This design comes from an exercise in tuning for small area, a short achievable clock period and few clock cycles on the open sky130 flow, not from production work. Function was checked by simulation only, so behaviour that the tests miss may differ from the original.

### flow/run.sh
#!/bin/bash
# synth_recipe.tcl (not shown) runs the flow's synth.tcl, then flattens the netlist and writes it again
# the make line also repeats each setting of config.mk as NAME=value (left out here)
make -C /OpenROAD-flow-scripts/flow DESIGN_CONFIG=/design/flow/config.mk WORK_HOME=/design/flow/orfs CLKGATE_MAP_FILE= SYNTH_SCRIPT=/design/flow/synth_recipe.tcl finish
### flow/config.mk
export PLATFORM = sky130hd
export DESIGN_NAME = matmul_top
export DESIGN_NICKNAME = matmul_top
export VERILOG_FILES = /design/flow/design.v
export SDC_FILE = /design/flow/constraint.sdc
export NUM_CORES = 4
export LEC_CHECK = 0
export CAP_MARGIN = 20
export CORE_MARGIN = 2
export CORE_UTILIZATION = 40
export PLACE_DENSITY = 0.6
export SLEW_MARGIN = 20
### flow/constraint.sdc
create_clock -name core_clock -period 11.0 [get_ports {clk}]
set_input_delay 2.2000 -clock core_clock [delete_from_list [all_inputs] [get_ports {clk}]]
set_output_delay 2.2000 -clock core_clock [all_outputs]
set_load 0.01 [all_outputs]
### flow/design.v
module tpumac
    #(parameter BITS_AB=8,
    parameter BITS_C=16)
    (
    input clk, rst_n, WrEn, en,
    input signed [BITS_AB-1:0] Ain,
    input signed [BITS_AB-1:0] Bin,
    input signed [BITS_C-1:0] Cin,
    output reg signed [BITS_AB-1:0] Aout,
    output reg signed [BITS_AB-1:0] Bout,
    output reg signed [BITS_C-1:0] Cout
    );
    logic signed [BITS_C-1:0] AxB, CPAB;
    always_ff @(posedge clk, negedge rst_n) begin
        if (!rst_n) begin
            Aout <= 0;
            Bout <= 0;
        end else if (en) begin
            Aout <= Ain;
            Bout <= Bin;
        end
    end
    always_ff @(posedge clk, negedge rst_n) begin
        if (!rst_n) begin
            Cout <= 0;
        end else if (WrEn) begin
            Cout <= Cin;
        end else if (en) begin
            Cout <= CPAB;
        end 
    end
    always_comb begin
        AxB = Ain * Bin;
        CPAB = AxB + Cout;
    end
endmodule
module systolic_array
#(
parameter BITS = 8,
parameter DIM = 32
)
(
input clk,rst_n,en,
input [DIM-1:0][BITS-1:0] A,
input [DIM-1:0][BITS-1:0] B,
output [DIM-1:0][DIM-1:0][BITS*2-1:0] Cout
);
logic [DIM-1:0][DIM-1:0][BITS-1:0] MACAin, MACBin, MACAout, MACBout;
logic [DIM-1:0][DIM-1:0][BITS*2-1:0] MACCout;
assign Cout = MACCout;
genvar gi, gj;
generate
    for (gi = 0 ; gi < DIM ; gi++) begin : row
        for (gj = 0 ; gj < DIM ; gj++) begin : col
            tpumac #(.BITS_AB(BITS), .BITS_C(BITS*2)) iDUT (
                .clk(clk), .rst_n(rst_n), .WrEn(1'b0), .en(en),
                .Ain(MACAin[gi][gj]), .Bin(MACBin[gi][gj]), .Cin({(BITS*2){1'b0}}),
                .Aout(MACAout[gi][gj]), .Bout(MACBout[gi][gj]), .Cout(MACCout[gi][gj])
            );
        end
    end
endgenerate
always_comb begin : ABCManager
    for (int i = 0 ; i < DIM ; i++) begin
        MACAin[i][0] = A[i];
        MACBin[0][i] = B[i];
    end
    for (int i = 0 ; i < DIM ; i++) begin
        for (int j = 1 ; j < DIM ; j++) begin
            MACAin[i][j] = MACAout[i][j-1];
        end
    end
    for (int i = 1 ; i < DIM ; i++) begin
        for (int j = 0 ; j < DIM ; j++) begin
            MACBin[i][j] = MACBout[i-1][j]; 
        end
    end
end
endmodule
module layoutA
#(
    parameter BITS = 8,  
    parameter DIM = 32  
)
(
    input [DIM-1:0][DIM-1:0][BITS-1:0] INA,
    input [$clog2(DIM):0] m, n, 
    output logic [DIM-1:0][DIM*2-2:0][BITS-1:0] OUTA
);
always_comb begin : ConnectionsA
    for (int row = 0 ; row < DIM ; row++) begin
        for (int col = 0 ; col < DIM*2-1 ; col++) begin
            if (col >= DIM*2-1-n-row && col <= DIM*2-2-row && row < m) begin
                OUTA[row][col] = INA[row][DIM*2-2-col-row];
            end else begin
                OUTA[row][col] = 0;
            end
        end
    end
end
endmodule
module layoutB
#(
    parameter BITS = 8,  
    parameter DIM = 32  
)
(
    input [DIM-1:0][DIM-1:0][BITS-1:0] INB,
    input [$clog2(DIM):0] n, p, 
    output logic [DIM*2-2:0][DIM-1:0][BITS-1:0] OUTB
);
always_comb begin : ConnectionsB
    for (int row = 0 ; row < DIM ; row++) begin
        for (int col = 0 ; col < DIM*2-1 ; col++) begin
            if (col >= DIM*2-1-n-row && col <= DIM*2-2-row && row < p) begin
                OUTB[col][row] = INB[DIM*2-2-col-row][row];
            end else begin
                OUTB[col][row] = 0;
            end
        end
    end
end
endmodule
module MATMUL 
#(
    parameter BITS = 8,  
    parameter DIM = 32  
)
(
    input clk, rst_n, en,
    input [$clog2(DIM):0] m, n, p,
    input [DIM-1:0][DIM-1:0][BITS-1:0] matrixDataA,
    input [DIM-1:0][DIM-1:0][BITS-1:0] matrixDataB,
    output logic [DIM-1:0][DIM-1:0][BITS-1:0] dataOut,
    output logic done
);
logic [$clog2(DIM*4):0] count;
logic [DIM-1:0][BITS-1:0] Ain, Bin;
logic [DIM-1:0][DIM-1:0][BITS*2-1:0] Cout;
logic [DIM-1:0][DIM*2-2:0][BITS-1:0] OUTA;
logic [DIM*2-2:0][DIM-1:0][BITS-1:0] OUTB;
layoutA #(.BITS(BITS), .DIM(DIM))
LayoutADUT (.INA(matrixDataA),.m(m),.n(n),.OUTA(OUTA));
layoutB #(.BITS(BITS), .DIM(DIM))
LayoutBDUT (.INB(matrixDataB),.n(n),.p(p),.OUTB(OUTB));
systolic_array #(.BITS(BITS), .DIM(DIM))
SysArrayDUT (.clk(clk), .rst_n(rst_n), .en(en), .A(Ain), .B(Bin), .Cout(Cout));
always @(posedge clk, negedge rst_n) begin
    if (!rst_n) begin
        count <= 0;
    end else if (done) begin
        count <= 0;
    end else if (en == 1) begin
        count <= count + 1;
    end
end
always_comb begin : DataFeeder
    for (int i = 0 ; i < DIM ; i++) begin
        if (count <= DIM*2-2) begin
            Ain[i] = OUTA[i][DIM*2-2-count];
            Bin[i] = OUTB[DIM*2-2-count][i];
        end else begin
            Ain[i] = 0;
            Bin[i] = 0;
        end
    end
    for (int i = 0 ; i < DIM ; i++) begin
        for (int j = 0 ; j < DIM ; j++) begin
            dataOut[i][j] = Cout[i][j] >> BITS;  
        end
    end
end
always_comb begin : howdone
    done = count == m+n+p-2 ? 1 : 0;
end
endmodule
module matmul_top
#(
    parameter BITS = 8,
    parameter DIM = 4
)
(
    input clk, rst_n, en,
    input [$clog2(DIM):0] m, n, p,
    input [DIM*DIM*BITS-1:0] mat_a,
    input [DIM*DIM*BITS-1:0] mat_b,
    output [DIM*DIM*BITS-1:0] mat_c,
    output done
);
MATMUL #(.BITS(BITS), .DIM(DIM)) u_matmul (
    .clk(clk), .rst_n(rst_n), .en(en),
    .m(m), .n(n), .p(p),
    .matrixDataA(mat_a), .matrixDataB(mat_b),
    .dataOut(mat_c), .done(done)
);
endmodule
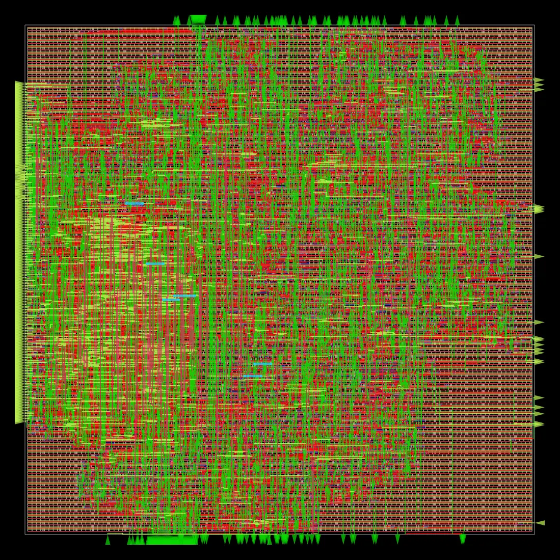
Fig. 1. Wires after detailed routing.
overall via count from detail_route: 56,960
Tot GR Track Use: 0.2594

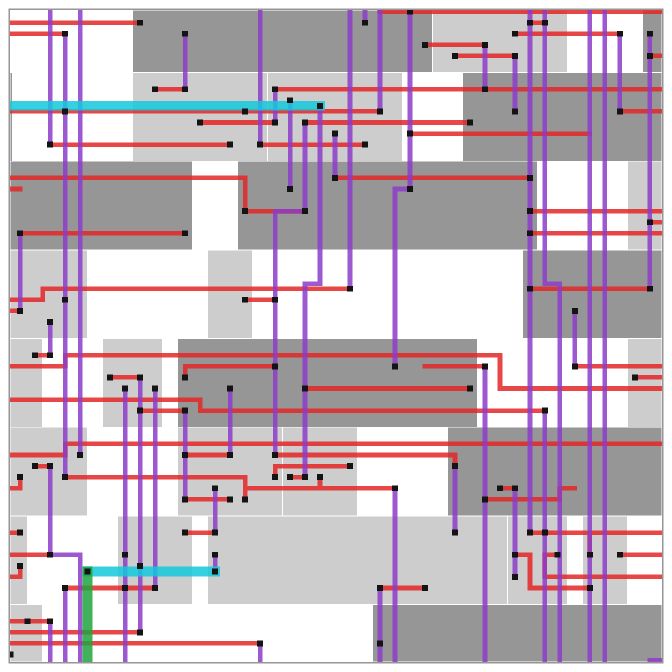
Fig. 2. Zoomed window.
Region (206, 292) to (226, 312) um. Cells in grey, sequential cells in the stronger grey; small squares are vias.
met3 -> cyan
met2 -> purple
met4 -> green
met1 -> red
netlist names of flops here include = `u_matmul.SysArrayDUT.row.col.iDUT.Bout` (3), `u_matmul.SysArrayDUT.row.col.iDUT.Cout` (3)
most frequent = dfrtp_1 (7), mux2_2 (4)
sequential cells in the window = 7
cells with their middle in the window = 21

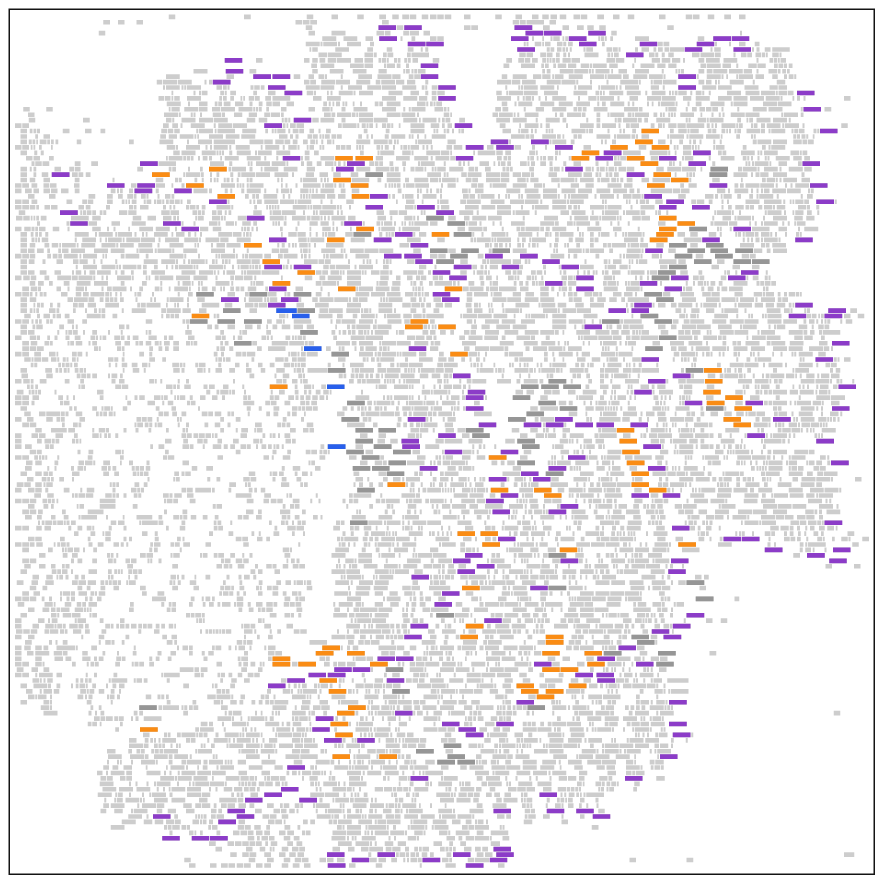
Fig. 3. Sequential cells grouped by signal name.
Drawn at 2 px/um. Other sequential cells in the stronger grey, the rest of the logic in the fainter grey.
`u_matmul.count` -> blue  # placed flops 5
`u_matmul.SysArrayDUT.row.col.iDUT.Aout` -> orange  # placed flops 96
`u_matmul.SysArrayDUT.row.col.iDUT.Cout` -> purple  # placed flops 256
not coloured = 96

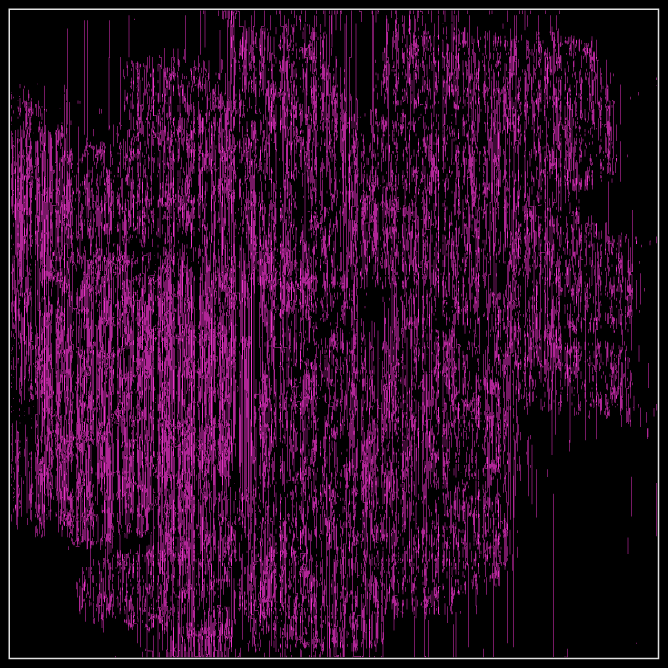
Fig. 4. The metal 2 layer.
Drawn at 1.5 px/um.
main direction = vertical
share of all routed wire = 48%
longest straight run = 215 um
wire length on this layer = 113 mm
nets with wire on the layer = 8,614

worst paths after layout:
check	slack [ps]	depth (start not counted)	end
max	810	25	u_matmul.SysArrayDUT.row[1].col[0].iDUT.Cout[12]
min	470	1	u_matmul.SysArrayDUT.row[3].col[3].iDUT.Cout[15]
max reg2reg	1740	23	u_matmul.SysArrayDUT.row[3].col[0].iDUT.Cout[15]
min reg2reg	470	1	u_matmul.SysArrayDUT.row[3].col[3].iDUT.Cout[15]
max in group asynchronous	7440	3	u_matmul.count[0]
min in group asynchronous	1570	1	u_matmul.SysArrayDUT.row[1].col[3].iDUT.Cout[7]
cell families (layout without fill, tap and decap cells):
family,count (synthesis),after routing,synth area share
AOI/OAI and AO/OA,1150,1150,0.1058
xor gates and xnor gates,329,329,0.03982
adders and majority gates,1757,1757,0.4172
buffers and inverters,1875,2094,0.1044
DFF,453,453,0.1548
muxes,274,274,0.04350
other,0,7,0
and+or+nand+nor,2000,2000,0.1344
final cells by class:
type,instances,area share
multi-input cells,5510,0.6650
diodes,7,0.0002145
flip-flops and latches,453,0.1388
repair buffers,565,0.06496
well taps,2385,0.03654
clock buffers,91,0.02401
clock inverters,36,0.006006
inverters,1402,0.06447
==> run_summary.xml <==
<?xml version="1.0" encoding="UTF-8"?>
<metrics>
  <group name="run_status">
    <metric name="status" unit="">finished clean</metric>
  </group>
  <group name="timing">
    <metric name="report.final.slew_viol_count" unit="">0</metric>
    <metric name="fin_worst_hold_slack" unit="ps">471.0</metric>
    <metric name="layout_worst_path_cycle_share" unit="">0.9266</metric>
    <metric name="rsz0062_at_grt" unit="">false</metric>
    <metric name="actual_slew_at_the_worst_max_slew_pin" unit="ps">1243</metric>
    <metric name="finalSetupViolations" unit="">0</metric>
    <metric name="finalWorstPathRequiredPeriod" unit="ps">10190</metric>
  </group>
  <group name="clocking">
    <metric name="cts_tree" unit="">yes</metric>
    <metric name="post-cts-setup-buffers" unit="">0</metric>
    <metric name="number_of_cts_inserted_buffers" unit="">69</metric>
    <metric name="cts.repair.resized" unit="">0</metric>
  </group>
  <group name="place">
    <metric name="io_buffer_count" unit="">396</metric>
    <metric name="placed_area" unit="sq mm">0.07919</metric>
  </group>
  <group name="setup_path">
    <metric name="critical_path_buf_inv_count" unit="">4</metric>
    <metric name="startpoint_type" unit="">input pin</metric>
    <metric name="critical_path.max_stage_delay" unit="ps">770</metric>
    <metric name="critical_path.most_common_cell" unit="">fa_1</metric>
    <metric name="cp_data_arrival_time" unit="ps">10750</metric>
    <metric name="critPathCaptureType" unit="">flop</metric>
    <metric name="slowest_stage" unit="">nor3_1</metric>
  </group>
  <group name="power_and_ir_drop">
    <metric name="power.sequential.total" unit="uW">3400</metric>
    <metric name="total_power" unit="uW">21260</metric>
    <metric name="sw_frac" unit="">0.5361</metric>
    <metric name="power_frac_clock" unit="">0.113</metric>
    <metric name="combinationalPower" unit="uW">15500</metric>
  </group>
  <group name="global_routing">
    <metric name="grt_first_pass_wirelength" unit="um">368600</metric>
    <metric name="largest_net_degree_at_the_start_of_global_routing" unit="">148</metric>
    <metric name="gr-usage-met1" unit="">0.3299</metric>
    <metric name="vias_in_the_first_global_route" unit="">60110</metric>
  </group>
  <group name="detailed_routing">
    <metric name="post_route_m1_wl" unit="um">96170</metric>
    <metric name="post-route-drc-count" unit="">0</metric>
    <metric name="top_layer" unit="">met5</metric>
    <metric name="route.met3.wl" unit="um">14960</metric>
  </group>
  <group name="yosys">
    <metric name="yosysTopAreaCell" unit="">fa_1</metric>
    <metric name="synth_top_area_frac" unit="">0.3117</metric>
    <metric name="synth_area_per_cell" unit="sq um">9.340</metric>
  </group>
  <group name="finish">
    <metric name="fillers" unit="">17430</metric>
    <metric name="layout-drive-gt1-share" unit="">0.07732</metric>
    <metric name="syn2layout_area_growth" unit="%">11.56</metric>
    <metric name="final_common_cell" unit="">inv_1</metric>
  </group>
  <group name="job">
    <metric name="max-cap-violations" unit="">0</metric>
  </group>
  <group name="die">
    <metric name="io_pins" unit="">397</metric>
  </group>
</metrics>
Testbench counts, summed over its fixed seeds: cycles 13,180.

port drivers added, routing unchanged:
No port has a modelled driver above. Below, the same layout with a new extraction and two added sets of constraints. Step 1 sets driving cells, clkbuf_16 on the clock port and buf_2 on the other inputs (assumed; they add their load-dependent delay and slew). Step 2, shift: input delay + t, output delay - t, t = (earliest + latest rising clock arrival at the registers) / 2. This alone moves slack from input paths to output paths. Slacks: ideal ports / drivers / drivers and shift; pairs: ideal ports / drivers.
t, ns: 0.746
setup WS [ns]: 0.808 / 0.856 / 0.110
worst setup path at the end: input to register
latest minus earliest clock arrival (ns): 0.055 / 0.055
worst register clock-pin slew, ns: 0.06 / 0.06
After both steps setup and hold are still met in this run. The setup slack of this run moves by +0.048 ns with the drivers and by -0.698 ns with both steps.
